Context: an optimization exercise on an open-source flow, tuned for small area. The choices shown serve that exercise and are no tape-out recipe. Function was checked by simulation only, so behaviour that the tests miss may differ from the original. Some runs may be left out. An edit can pass the tests and still lose a function that they never use. The flow treats the clock pin as an ideal source, which a real chip does not have. No activity file was given, so power comes from the tool's default toggle rates.

## flow/design.v in outline (module list and top-level ports)
// module matrix_multiper: 2811 lines
// module c_inv: 3 lines
// module c_xor2: 3 lines
// module c_xnor2: 3 lines
// module c_nand2: 3 lines
// module c_nor2: 3 lines
// module c_and2: 3 lines
// module c_or2: 3 lines
// module c_nand2b: 3 lines
// module c_o22ai: 3 lines
// module c_maj3: 3 lines
// module fa: 4 lines
// module ha: 4 lines
module matrix_multiper #(
	parameter DSIZE	= 8,
	parameter MSIZE	= 8
)(
	input				clock,
	input [DSIZE-1:0]	iR,
	input [DSIZE-1:0]	iG,
	input [DSIZE-1:0]	iB,
	input [MSIZE-1:0]	M00,
	input [MSIZE-1:0]	M01,
	input [MSIZE-1:0]	M02,
	input [MSIZE-1:0]	M10,
	input [MSIZE-1:0]	M11,
	input [MSIZE-1:0]	M12,
	input [MSIZE-1:0]	M20,
	input [MSIZE-1:0]	M21,
	input [MSIZE-1:0]	M22,
	output[DSIZE-1:0]	Ro,
	output[DSIZE-1:0]	Go,
	output[DSIZE-1:0]	Bo
);
  // ...
==> flow/flow/run.sh <==
#!/bin/bash
# The standard layout (standard.sh, the standard flow's own ORFS run) with changes that
# only pick smaller cells; the netlist's logic and registers are untouched:
#  - port buffers are the smallest buffer (buf_1) instead of the delay buffer
#    that buffer_ports picks by default;
#  - clock tree synthesis uses clkbuf_4 leaves under a clkbuf_8 root and no
#    dummy loads; leaves whose flip-flop clock pins would see a slew over
#    100 ps are then sized up to clkbuf_8 and the placement legalised.
# Each tool's output goes to a log file of its own in this folder.
set -euo pipefail
export BUFFER_PORTS_ARGS="-buffer_cell sky130_fd_sc_hd__buf_1"
export CTS_ARGS="-sink_clustering_enable -repair_clock_nets -dont_use_dummy_load -buf_list {sky130_fd_sc_hd__clkbuf_4} -root_buf sky130_fd_sc_hd__clkbuf_8"
export RES=orfs/results/${FLOW_PLATFORM}/matrix_multiper/base
bash standard.sh cts > flow_make_cts.log 2>&1
openroad -no_init -exit flow/clkleaf.tcl > flow_clkleaf.log 2>&1
bash standard.sh finish > flow_make_finish.log 2>&1
==> flow/flow/clkleaf.tcl <==
# Size up the clock tree leaf buffers whose flip-flop clock pins see a slew
# over 100 ps, then legalise the placement.
read_liberty $::env(FLOW_HOME)/platforms/sky130hd/lib/sky130_fd_sc_hd__tt_025C_1v80.lib
read_db $::env(RES)/4_cts.odb
read_sdc $::env(RES)/4_cts.sdc
source $::env(FLOW_HOME)/platforms/sky130hd/setRC.tcl
estimate_parasitics -placement
proc worst_sink_slew {inst} {
  set worst 0
  set out [get_pins -of_objects $inst -filter "direction==output"]
  foreach p [get_pins -of_objects [get_nets -of_objects $out] -filter "direction==input"] {
    foreach pr {slew_max_rise slew_max_fall} {
      set v [get_property $p $pr]
      if {$v > $worst} { set worst $v }
    }
  }
  return $worst
}
set n 0
foreach inst [get_cells *] {
  if {[get_property $inst ref_name] != "sky130_fd_sc_hd__clkbuf_4"} continue
  set w [worst_sink_slew $inst]
  if {$w > 0.100} {
    replace_cell $inst sky130_fd_sc_hd__clkbuf_8
    puts "sized up [get_name $inst] (sink slew $w)"
    incr n
  }
}
puts "sized up $n clock buffers"
detailed_placement
check_placement
estimate_parasitics -placement
set ms 0
foreach p [get_pins -hierarchical */CLK] {
  foreach pr {slew_max_rise slew_max_fall} {
    set v [get_property $p $pr]
    if {$v > $ms} { set ms $v }
  }
}
puts "worst flip-flop clock pin slew now $ms"
write_db $::env(RES)/4_cts.odb
==> flow/standard.sh <==
#!/bin/bash
# synth_recipe.tcl (not shown) runs the flow's synth.tcl, then flattens the netlist and writes it again
# the make line also repeats each setting of config.mk as NAME=value (left out here)
make -C /OpenROAD-flow-scripts/flow DESIGN_CONFIG=/design/flow/config.mk WORK_HOME=/design/flow/orfs CLKGATE_MAP_FILE= SYNTH_SCRIPT=/design/flow/synth_recipe.tcl "${@:-finish}"
==> flow/config.mk <==
export PLATFORM = sky130hd
export DESIGN_NAME = matrix_multiper
export DESIGN_NICKNAME = matrix_multiper
export VERILOG_FILES = /design/flow/design.v
export SDC_FILE = /design/flow/constraint.sdc
export NUM_CORES = 4
export LEC_CHECK = 0
export CAP_MARGIN = 0
export CORE_MARGIN = 2
export CORE_UTILIZATION = 40
export GPL_TIMING_DRIVEN = 0
export SETUP_SLACK_MARGIN = 0.1
export SLEW_MARGIN = 0
export SYNTH_HIERARCHICAL = 1
==> flow/constraint.sdc <==
create_clock -name core_clock -period 6.0 [get_ports {clock}]
set_input_delay 1.2000 -clock core_clock [delete_from_list [all_inputs] [get_ports {clock}]]
set_output_delay 1.2000 -clock core_clock [all_outputs]
set_load 0.01 [all_outputs]
==> run_1/metal_stack.png <==
Scale bar: 50 um. Two of the layers only.
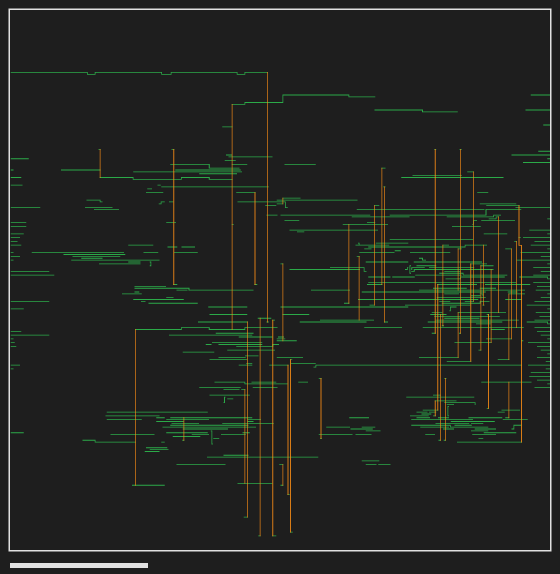
met3: in green, wire length 3,870 um. met4: in orange, wire length 1,670 um.

==> run_1/final_clocks.png <==
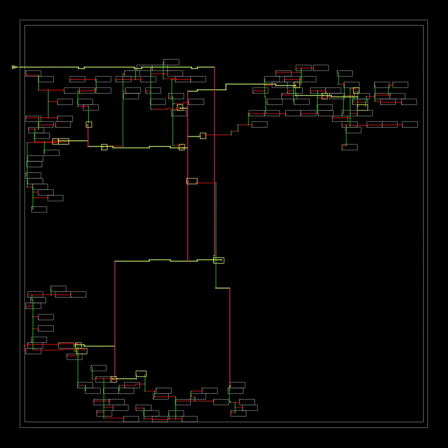
clk sinks: 123
TritonCTS Buffers: 17
Skew-Pair Late Insertion Delay: 0.45 ns
clkbuf count: 17

==> run_1/port_nets.png <==
Scale bar: 50 um.
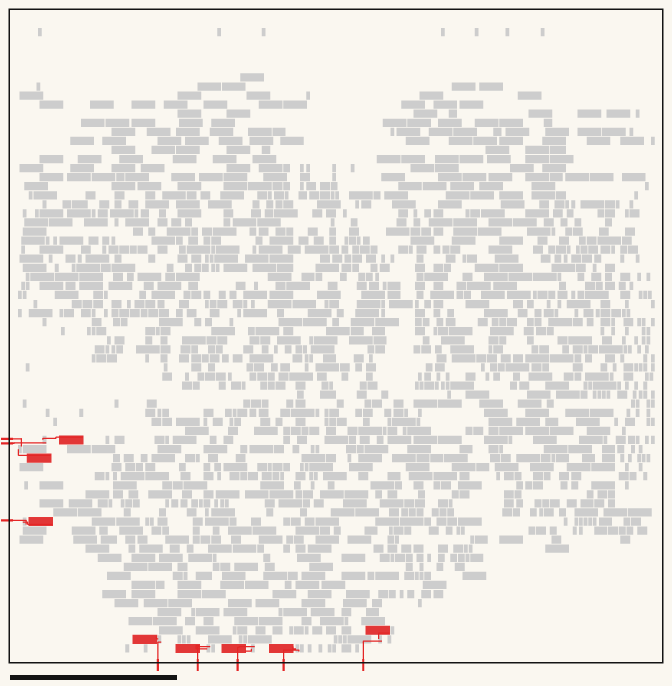
Ro: in red, bits 8, direction output, end cells 8, buffers 8, wire 114 um.

==> run_1/clock_map.png <==
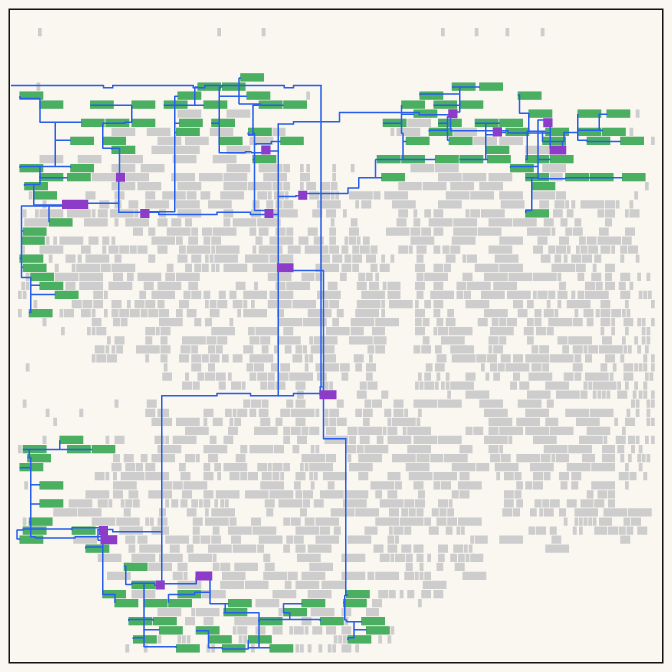
cells driving clock nets: in purple, count 17. flip-flops: in green, count 123. clock wires: in blue, length 1,790 um.
There are 18 routed clock nets.

==> impl_metrics.ini, run 1 <==
[layout]
final_nets = 1853
drive_gt1_share_pct = 3.06
n_antenna_cell = 0
area_delta_synth_final_pct = 8.17
final_common_cell = fa_1
fin_cells = 1907
layout_common_cells = 315 x fa_1, 252 x o22ai_1, 189 x xor2_1, 174 x xnor2_1, 123 x dfxtp_1

[timing]
setup_viol = 0
hold_slack_ns = 0.315
drv_slew = 0
finalHoldViolations = 0
max_freq_mhz = 175
max_slew_margin_pct = 10.0
worst_slew_pin_slew_ns = 1.35
period_needed_ns = 5.72
min_period_over_period_pct = 95.4
clock_skew_ns = 0.0236
rsz0062_at_grt = no

[die]
design.portCount = 121
die_w_um = 196
row_count = 70
dieArea_um2 = 38300
die_h_um = 196
core_area_um2 = 36400
start_util_pct = 40.3

[logic_synthesis]
yosysWarnings = 7
syn_avg_cell_area_um2 = 11.3
synth_area_leader_cell = fa_1
netlist_area_um2 = 14700
synth-seq-area-share_pct = 16.8
syn-num-nets = 1714
yosysTopAreaCellShare_pct = 42.9
syn-instance-count = 1302
yosysUniqueCellTypes = 12
ys_seq_elements = 123
synth_area_leaders = fa_1 43%, dfxtp_1 17%, xor2_1 11%

[worst_setup_path]
cp_slowest_cell = xor2_1
worstSetupEndpointType = register
cp-start-kind = input port
worstPathMaxFanout = 8
crit_top_cell = fa_1
r2r_slack_ns = 2.41
crit_type = input port to register
cp.required_ns = 6.33
cp_cell_sequence = buf_1 -> xor2_1 -> inv_1 -> xnor2_1 -> fa_1 -> fa_1 -> fa_1 -> fa_1 -> maj3_2 -> maj3_2 -> maj3_2 -> and2_1
critPathMaxStageDelay_ns = 0.63
cp.arrival_ns = 6.05
ff2ff_path_depth = 8

[global_routing]
use_met3_pct = 5.40
grt_overflow = 0
first_global_vias = 12200
grt_util_met2_pct = 37.9
busiest_layer = met2
antenna_found_initial = 0
grt_max_degree = 25
grtUsageMet1_pct = 32.3
grt_use_total_pct = 24.1
grt_first_pass_wirelength_um = 69500

[place]
port_buffers = 120
dp_hpwl_um = 32700
gp_congestion = 0.885
placedCellCount = 1890

[route]
dr.pass1.iters = 5
ant_nets = 0
drt-initial-drc-count = 966
wl_per_cell_um = 23.1
totalWireLength_um = 44100
drcViolationCount = 0
avgViaCountPerCell = 5.81
vias = 11100

[power_and_ir_drop]
power.leakage_nw = 5.94
power_density_nw_per_um2 = 540
vdd_drop_max_uv = 315

[clocking]
clockBufferDepth = 2
post_cts_buffers = 0
cts_root_buffer = clkbuf_8
htree_levels = 4
cts_resized = 0
clk_pin_slew_ns = 0.09
ctsHoldBuffers = 0
cts_tree = yes

[hold_path]
hp-class = register to register
holdPathStages = 0

[flow_run]
cap_violations = 0

[status]
outcome = complete, no violations
[run 1: report_power, final]
| part | switching [mW] | internal [mW] | leakage, nW |
|---|---|---|---|
| clock | 0.272 | 0.173 | 0.0937 |
| sequential | 0.141 | 1.41 | 1.04 |
| combinational | 3.46 | 3.14 | 4.81 |
| total | 3.87 | 4.72 | 5.94 |
[run 1: final cells by class]
class                      count  area, um^2
clock buffer                  17         165
fill                        3520       20500
inverter                      72         270
multi-input combinational   1107       12000
sequential                   123        2460
tap                          468         586
timing repair buffer         120         450
[run 1: critical path, delay by kind of cell]
kind | cells | cell delay, ns
xor gates and xnor gates | 2 | 0.89
adders and majority gates | 7 | 2.84
and+or+nand+nor | 1 | 0.18
buffers and inverters | 2 | 0.94
[run 1: routing by layer]
metal / vias to the layer above / wire (um)
met2: 658 / 20200
met3: 99 / 3870
met5: - / 0
li1: 4669 / -
met4: 0 / 1670
met1: 5652 / 18400
[run 1: per-stage QoR]
stage / setup WS (ns) / power [mW] / TNS, ns / instance area, um^2 / utilization (%)
finish: 0.276 / 8.59 / 0 / 15900 / 43.6
global route: 0.216 / 9.71 / 0 / 15900 / 43.6
CTS: 0.308 / 8.74 / 0 / 15900 / 43.6
detailed placement: -0.160 / 8.27 / -0.236 / 15700 / 43.2
global placement: -0.100 / 8.12 / -0.123 / 15700 / 43.2
floorplan: 0.976 / 6.46 / 0 / 14700 / -
[run 1: cell usage after synthesis, drive strengths merged]
cell type	number
fa	315
maj3	27
and2	3
nand2	27
xnor2	174
o22ai	252
nor2	108
dfxtp	123
inv	72
xor2	189
or2	3
nand2b	9
[run 1: cells by family after synthesis]
| family | synth area share [%] |
|---|---|
| DFF | 16.8 |
| AOI/OAI and AO/OA | 10.7 |
| and+or+nand+nor | 4.09 |
| adders and majority gates | 45.0 |
| xor gates and xnor gates | 21.6 |
| buffers and inverters | 1.84 |
==> run_1/zoom.png <==
Region (127, 127) to (167, 167) um. Cells in gray, sequential cells in the stronger gray; small squares are vias.
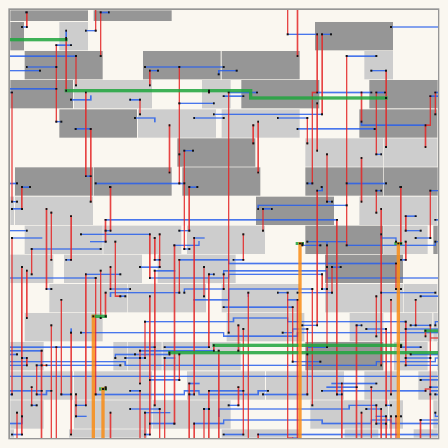

==> run 2: changes to the inputs <==
--- a/flow/flow/run.sh
+++ b/flow/flow/run.sh
@@ -5,2 +5,4 @@
 #    that buffer_ports picks by default;
+#  - after floorplan, maj3 cells that synthesis sized up go back to maj3_1
+#    (later timing repair may still size them up where needed);
 #  - clock tree synthesis uses clkbuf_4 leaves under a clkbuf_8 root and no
@@ -13,2 +15,4 @@
 export RES=orfs/results/${FLOW_PLATFORM}/matrix_multiper/base
+bash standard.sh floorplan > flow_make_floorplan.log 2>&1
+openroad -no_init -exit flow/downsize.tcl > flow_downsize.log 2>&1
 bash standard.sh cts > flow_make_cts.log 2>&1
==> flow/flow/downsize.tcl (new file) <==
# Size maj3 cells back down to maj3_1 before placement.
read_db $::env(RES)/2_floorplan.odb
set n 0
foreach inst [[ord::get_db_block] getInsts] {
  if {[[$inst getMaster] getName] == "sky130_fd_sc_hd__maj3_2"} {
    $inst swapMaster [[ord::get_db] findMaster sky130_fd_sc_hd__maj3_1]
    incr n
  }
}
puts "downsized $n maj3 cells"
write_db $::env(RES)/2_floorplan.odb
--- a/flow/config.mk
+++ b/flow/config.mk
@@ -7,3 +7,3 @@
 export LEC_CHECK = 0
-export CAP_MARGIN = 0
+export CAP_MARGIN = 20
 export CORE_MARGIN = 2
@@ -12,3 +12,3 @@
 export SETUP_SLACK_MARGIN = 0.1
-export SLEW_MARGIN = 0
+export SLEW_MARGIN = 20
 export SYNTH_HIERARCHICAL = 1
==> run_2/zoom.png <==
Region (127, 127) to (167, 167) um. Cells in gray, sequential cells in the stronger gray; small squares are vias.
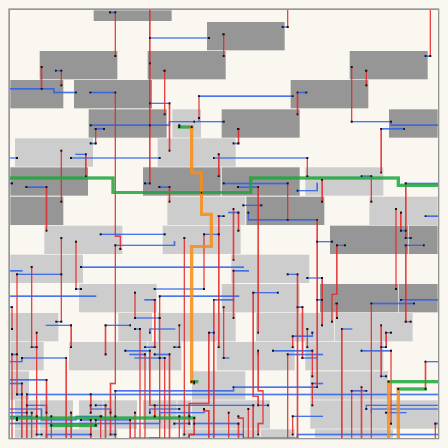
met2: in red. met3: in green. met1: in blue. met4: in orange.
Sequential cells in the window: 18. Most frequent: fa_1 (22), dfxtp_1 (18), xnor2_1 (5). 52 logic cells have their middle in the window.

==> run_2/clock_map.png <==
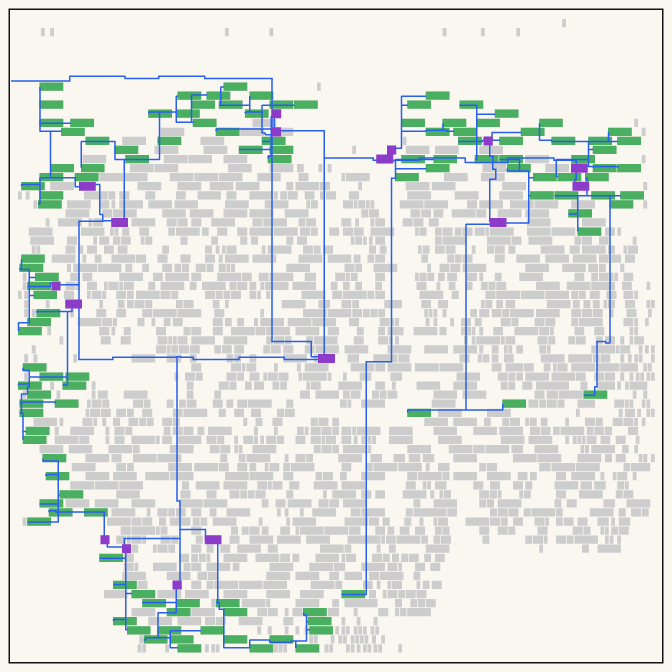
flip-flops: in green, count 123. cells driving clock nets: in purple, count 17. clock wires: in blue, length 1,890 um.
There are 18 routed clock nets. Position of the flops: spread over the die.

==> impl_metrics.ini, run 2 <==
[timing]
min_period_over_period_pct = 97.4
period_needed_ns = 5.84
setup_viol = 0
setup_slack_ns = 0.158
hold_slack_ns = 0.311
rsz0062_at_grt = no
drv_slew = 0
max_slew_margin_pct = 19.5
worst_slew_pin_slew_ns = 1.21
finalHoldViolations = 0
totalNegativeSetupSlack_ns = 0

[die]
core_area_um2 = 36400
row_count = 70
start_util_pct = 40.3
die_h_um = 196

[logic_synthesis]
synth-async-reset-ratio_pct = 0
syn-instance-count = 1302
synth-seq-area-share_pct = 16.8
yosysMostFrequentCell = fa_1
yosysTopAreaCellShare_pct = 42.9
synth_area_leader_cell = fa_1
yosys_most_used_dff = dfxtp_1
synth_area_leaders = fa_1 43%, dfxtp_1 17%, xor2_1 11%
yosysUniqueCellTypes = 12
ys_seq_elements = 123
yosysWarnings = 7
netlist_area_um2 = 14700
synth.top_cells.by_count = 315 x fa_1, 252 x o22ai_1, 189 x xor2_1
syn-num-nets = 1714

[route]
totalWireLength_um = 44700
ant_nets = 0
dr.pass1.iters = 5
drt-initial-drc-count = 1008
wl_per_cell_um = 23.3
drcViolationCount = 0
vias = 11100

[power_and_ir_drop]
power.leakage_nw = 5.98
intPower_mw = 4.65
power_density_nw_per_um2 = 527
p_clk_share_pct = 5.6
vdd_drop_max_uv = 268
seqPwrFrac_pct = 18.3
p_sw_mw = 3.83
power_mw = 8.48

[worst_setup_path]
worstPathMaxFanout = 8
ff2ff_path_depth = 8
crit_type = input port to register
cp-start-kind = input port
cp_slowest_cell = xor2_1
cp_cell_sequence = buf_1 -> xor2_1 -> inv_1 -> nor2_1 -> fa_1 -> fa_1 -> fa_1 -> fa_1 -> maj3_1 -> maj3_1 -> maj3_1 -> and2_1
cp.arrival_ns = 6.19
worstSetupEndpointType = register
cp.required_ns = 6.35
r2r_slack_ns = 2.35
cp_top_family = adder cells
cp_num_cells = 12
critPathMaxStageDelay_ns = 0.69
crit_top_cell = fa_1

[clocking]
clkSinkCount = 123
cts_root_buffer = clkbuf_8
clockBufferDepth = 2
cts_buffers = 17
cts_tree = yes
post_cts_buffers = 0

[place]
dp_slack_ns = -0.217
dp_hpwl_um = 33500
place_area_um2 = 15800
gp_congestion = 0.911
port_buffers = 120

[global_routing]
grt_overflow = 0
first_global_vias = 12200
antenna_found_initial = 0
grt_use_total_pct = 24.6
grt_first_pass_wirelength_um = 70400
grt_max_degree = 25

[status]
outcome = complete, no violations

[layout]
drive_gt1_share_pct = 2.35
final_common_cell = fa_1
nFillCells = 3494
utilization_pct = 44.2
fin_cells = 1917
layout_common_cells = 315 x fa_1, 252 x o22ai_1, 188 x xor2_1, 174 x xnor2_1, 123 x dfxtp_1
stdcell_area_um2 = 16100
area_delta_synth_final_pct = 9.48

[hold_path]
holdPathStages = 0

[flow_run]
cap_violations = 0
==> run_2/final_clocks.png <==
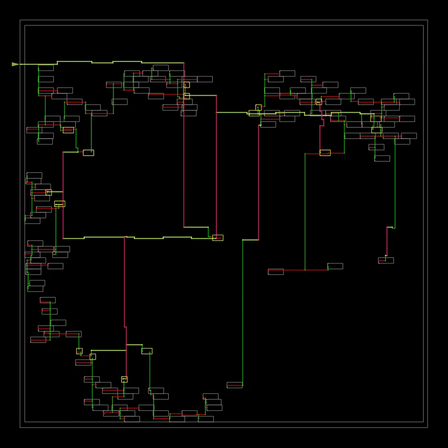
Skew-Pair Late Insertion Delay: 0.46 ns
Setup Skew: 0.0214 ns
num sequential: 123
clock group power: 0.474 mW

run 2: power by group through the flow:
| stage | clock network, mW | logic [mW] | registers (mW) |
|---|---|---|---|
| global route | 0.538 | 7.44 | 1.61 |
| CTS | 0.440 | 6.61 | 1.56 |
| global placement | 0 | 6.39 | 1.57 |
| finish | 0.474 | 6.46 | 1.55 |
| detailed placement | 0 | 6.58 | 1.58 |
| floorplan | 0 | 4.87 | 1.59 |
run 2: metal layers:
layer  vias up  track usage (%)  share of wire, %  wire, um
li1       4696                -                 -         -
met1      5631             32.2                39     17300
met2       674             39.7                47     21200
met3       123             4.93               9.7      4320
met4         0             10.9               4.3      1940
met5         -                0                 0         0
run 2: final cells by class:
class	count	area [um^2]	share of cell area, %
multi-input combinational	1107	11900	74.2
sequential	123	2460	15.3
timing repair buffer	130	651	4.04
tap	468	586	3.64
inverter	72	270	1.68
clock buffer	17	184	1.14
run 2: cell families after synthesis:
kind of cell,Yosys count,share of synthesized area [%]
XOR/XNOR,363,21.6
flip-flops,123,16.8
AO/OA/AOI/OAI,252,10.7
adder cells (fa/ha/maj),342,45.0
AND/OR/NAND/NOR,150,4.09
buffers and inverters,72,1.84
run 2: what timing repair did:
action / in CTS / in global routing
endpoints found under the setup margin: 0 / 1
resized for setup: 0 / 1
hold buffers: 0 / 0
==> run_2/port_nets.png <==
Scale bar: 50 um.
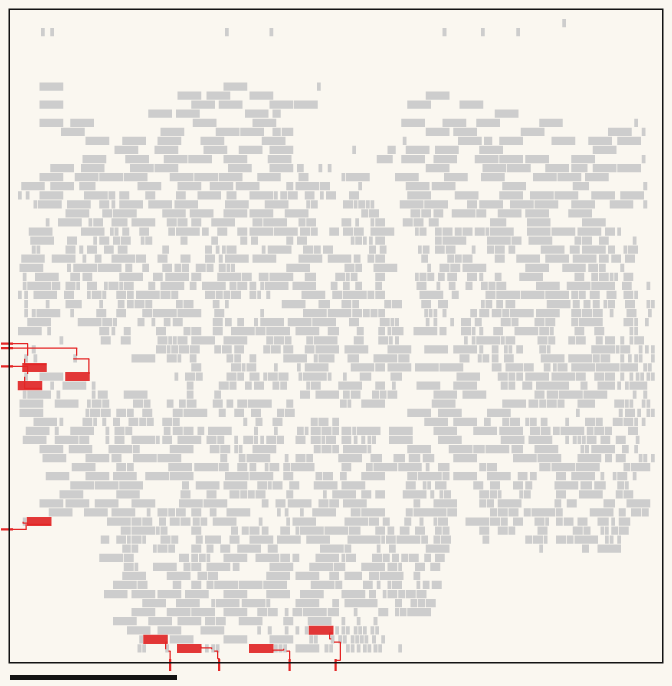

==> run 3: too many edits to list; what changed since run 2 <==
flow/design.v: 2850 -> 2838 lines; modules unchanged: 12
  matrix_multiper: edited, 2811 -> 2799 lines
==> flow/flow/run.sh (replaced) <==
#!/bin/bash
# The standard layout with two changes that only shrink cells:
#  - port buffers are the smallest buffer (buf_1) instead of the delay buffer
#    buffer_ports picks by default;
#  - clock tree synthesis uses smaller clock buffers and no dummy loads.
set -euo pipefail
export BUFFER_PORTS_ARGS="-buffer_cell sky130_fd_sc_hd__buf_1"
export CTS_ARGS="-sink_clustering_enable -repair_clock_nets -dont_use_dummy_load -buf_list {sky130_fd_sc_hd__clkbuf_4 sky130_fd_sc_hd__clkbuf_8} -root_buf sky130_fd_sc_hd__clkbuf_8"
bash standard.sh finish > flow_make.log 2>&1
--- a/flow/config.mk
+++ b/flow/config.mk
@@ -6,9 +6,8 @@
 export NUM_CORES = 4
 export LEC_CHECK = 0
-export CAP_MARGIN = 20
+export CAP_MARGIN = 0
 export CORE_MARGIN = 2
 export CORE_UTILIZATION = 40
 export GPL_TIMING_DRIVEN = 0
-export SETUP_SLACK_MARGIN = 0.1
-export SLEW_MARGIN = 20
+export SLEW_MARGIN = 0
 export SYNTH_HIERARCHICAL = 1
removed: flow/flow/clkleaf.tcl
removed: flow/flow/downsize.tcl
==> run_3/port_nets.png <==
Scale bar: 50 um.
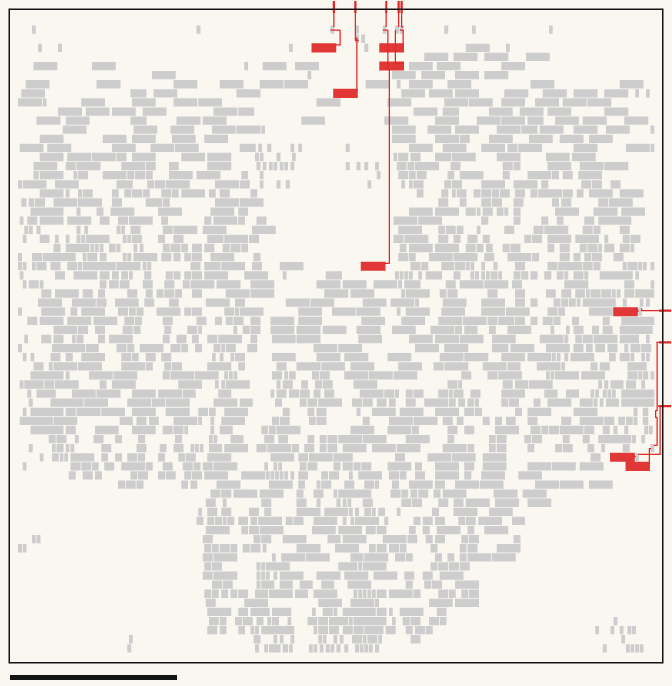
Ro: in red, bits 8, direction output, end cells 8, buffers 8, wire 214 um.

==> run_3/metal_stack.png <==
Scale bar: 50 um. Two of the layers only.
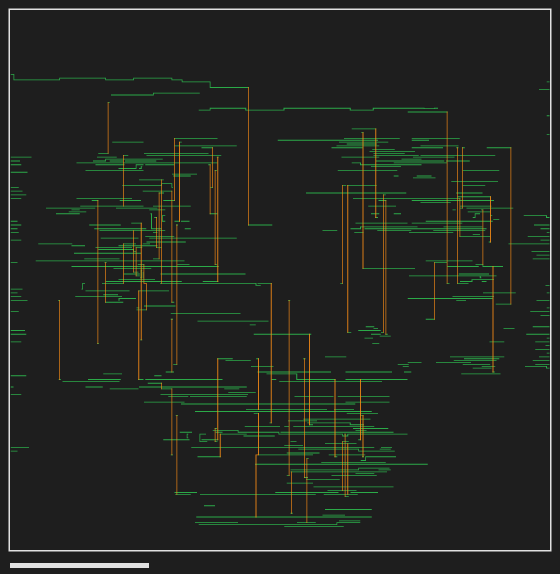
met4: in orange, wire length 1,720 um. met3: in green, wire length 4,410 um.

==> impl_metrics.ini, run 3 <==
[timing]
setup_slack_ns = -0.0160
drv_slew = 0
finalHoldViolations = 0
max_slew_margin_pct = 4.73
min_period_over_period_pct = 100
rsz0062_at_grt = yes
period_needed_ns = 6.02
worst_slew_pin_slew_ns = 1.43
max_freq_mhz = 166
setup_viol = 1

[power_and_ir_drop]
power_mw = 9.34
seqPwrFrac_pct = 15.7
power_density_nw_per_um2 = 572
swShare_pct = 46.0
p_comb_share_pct = 78.7
p_sw_mw = 4.30
p_clk_share_pct = 5.6
vdd_drop_max_uv = 394
intPower_mw = 5.04
power.leakage_nw = 6.48

[worst_setup_path]
cp.arrival_ns = 6.35
cp-start-kind = input port
critPathMaxStageDelay_ns = 0.80
worstSetupEndpointType = register
cp_slowest_cell = xor2_2
ff2ff_path_depth = 7
crit_type = input port to register
cp_cell_sequence = clkdlybuf4s15_1 -> xor2_2 -> xor2_1 -> fa_1 -> fa_1 -> fa_1 -> fa_1 -> maj3_2 -> maj3_2 -> maj3_2 -> and2_1 -> maj3_2
cp.required_ns = 6.33
r2r_slack_ns = 2.58
worstPathMaxFanout = 12

[clocking]
clk_pin_slew_ns = 0.08
cts_buffers = 17
clockBufferDepth = 2
htree_levels = 4
cts_root_buffer = clkbuf_8
cts_tree = yes

[logic_synthesis]
yosysWarnings = 7
syn_avg_cell_area_um2 = 11.2
yosys_most_used_dff = dfxtp_1
synth.top_cells.by_count = 333 x xor2_1, 315 x fa_1, 252 x o22ai_1
yosysTopAreaCellShare_pct = 43.3
ys_seq_elements = 117
synth_area_leaders = fa_1 43%, xor2_1 20%, dfxtp_1 16%
yosysUniqueCellTypes = 12
synth_edf_count = 0
syn-num-nets = 1708
synth-async-reset-ratio_pct = 0
yosysMostFrequentCell = xor2_1
syn-instance-count = 1296
synth-seq-area-share_pct = 16.1
synth_area_leader_cell = fa_1
netlist_area_um2 = 14600

[route]
dr_wl_met2_um = 23100
ant_nets = 0
totalWireLength_um = 46900
avgViaCountPerCell = 5.90
drt-initial-drc-count = 1007
dr.pass1.iters = 5
dr_wl_met3_um = 4410
drcViolationCount = 0
wl_per_cell_um = 24.8
met1_length_um = 17800
vias = 11200
highest_layer = met4

[hold_path]
holdPathStages = 0
hp-class = register to register

[layout]
area_delta_synth_final_pct = 12.0
n_antenna_cell = 0
layout.area.seq_um2 = 2340
stdcell_area_um2 = 16300
multi_input_area_um2 = 12400
layout_common_cells = 315 x fa_1, 306 x xor2_1, 252 x o22ai_1, 117 x dfxtp_1, 112 x buf_1
nFillCells = 3405
final_common_cell = fa_1
drive_gt1_share_pct = 5.79
final_nets = 1847

[die]
row_count = 69
design.portCount = 121
die_w_um = 195
start_util_pct = 40.8
dieArea_um2 = 38000
core_area_um2 = 35700
die_h_um = 195

[global_routing]
first_global_vias = 12200
grt_first_pass_wirelength_um = 72800
grt_max_degree = 25
grt_overflow = 0
grt_use_total_pct = 25.7
antenna_found_initial = 0

[status]
outcome = finished with violations
so.violations = negative setup slack

[flow_run]
cap_violations = 0

[place]
gp_congestion = 0.904
place_area_um2 = 15600
port_buffers = 120
dp_hpwl_um = 33000
==> run_3/final_clocks.png <==
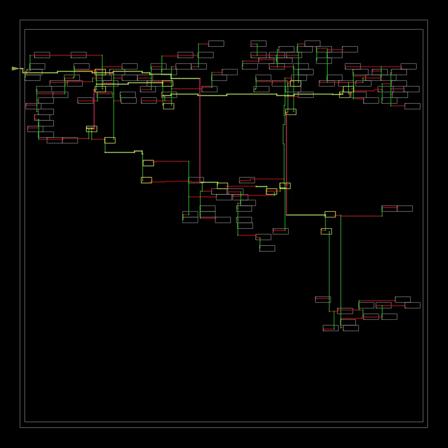
num sequential: 117
Setup Skew: 0.0233 ns
Skew-Pair Late Insertion Delay: 0.44 ns
clk sinks: 117

## run 3: cell types whose count changed in the layout (fill, tap and decap cells not counted), moves of 7 or more
cell,delta
buf_1,-8
xor2_4,+21
clkbuf_8,+8
xor2_1,+118
inv_1,+11
xnor2_1,-149
maj3_2,+27
clkbuf_2,+7
maj3_1,-27
clkbuf_4,-8
## run 3: layout make-up
class | count | area share [%]
Multi-Input combinational cell | 1107 | 76.2
Tap cell | 461 | 3.53
Clock buffer | 17 | 1.43
Inverter | 72 | 1.65
Timing Repair Buffer | 120 | 2.85
Sequential cell | 117 | 14.3
## run 3: worst max-delay path, delay by kind of cell
kind          cells  cell delay [ns]
simple gates      1             0.15
fa+ha+maj         8             3.29
buf+inv           1             0.71
xor+xnor          2             0.99
## run 3: through the flow
stage,utilization [%],std cells,hold WS [ns],setup slack (ns),TNS (ns)
after CTS,44.8,1894,0.300,-0.0381,-0.0381
after global routing,45.7,1894,0.292,-0.0759,-0.0759
after detailed placement,43.7,1877,0.312,-0.794,-2.11
final,45.7,1894,0.297,-0.0160,-0.0160
after floorplan,-,1296,0.310,0.605,0
after global placement,43.7,1877,0.311,-0.739,-2.08
## run 3: cell families after synthesis
logic type	synth area share (%)
XOR/XNOR	21.8
buffers and inverters	1.85
flip-flops	16.1
AND/OR/NAND/NOR	4.12
adder cells (fa/ha/maj)	45.3
AO/OA/AOI/OAI	10.8
## run 3: per-layer routing
metal,up-vias,GRT usage (%)
met5,-,0
met4,0,9.87
met3,122,4.93
met2,699,42.5
met1,5715,33.5
li1,4646,-
## run 3: repair_timing
item,in CTS,in global routing
setup endpoints to repair,3,3
resized for setup,22,46
setup buffers,0,0
hold buffers,0,0
## run 3: power groups by stage
stage	clock (mW)	combinational (mW)	sequential [mW]
2_1_floorplan	0	5.16	1.50
3_3_place_gp	0	7.18	1.49
3_5_place_dp	0	7.36	1.50
4_1_cts	0.555	7.42	1.48
5_1_grt	0.592	8.37	1.52
6_report	0.526	7.35	1.47

## static timing again, ports no longer ideal
No port has a modelled driver above. Below, the same layouts with a new extraction and two added sets of constraints. Step 1, drivers: a clkbuf_16 drives clock and a buf_2 each remaining input, both assumed. Step 2 moves the port delays by t, midway between the first and last clock arrival at a register: inputs arrive t later, outputs are due t later. That takes back most of the time a late clock gives input paths. Slacks: ideal ports / drivers / drivers and shift; pairs: ideal ports / drivers.
run	shift t [ns]	setup WS [ns]	worst slew at a driven data input, ns
run 1	0.479	0.276 / 0.293 / -0.186	0.06
run 2	0.496	0.158 / 0.176 / -0.320	0.06
run 3	0.474	-0.016 / 0.004 / -0.470	0.05
With both steps, setup timing fails in run 1 and run 2, where it was met with ideal ports. The setup slack of run 2, which loses most, moves by +0.018 ns with the drivers and by -0.478 ns with both steps.
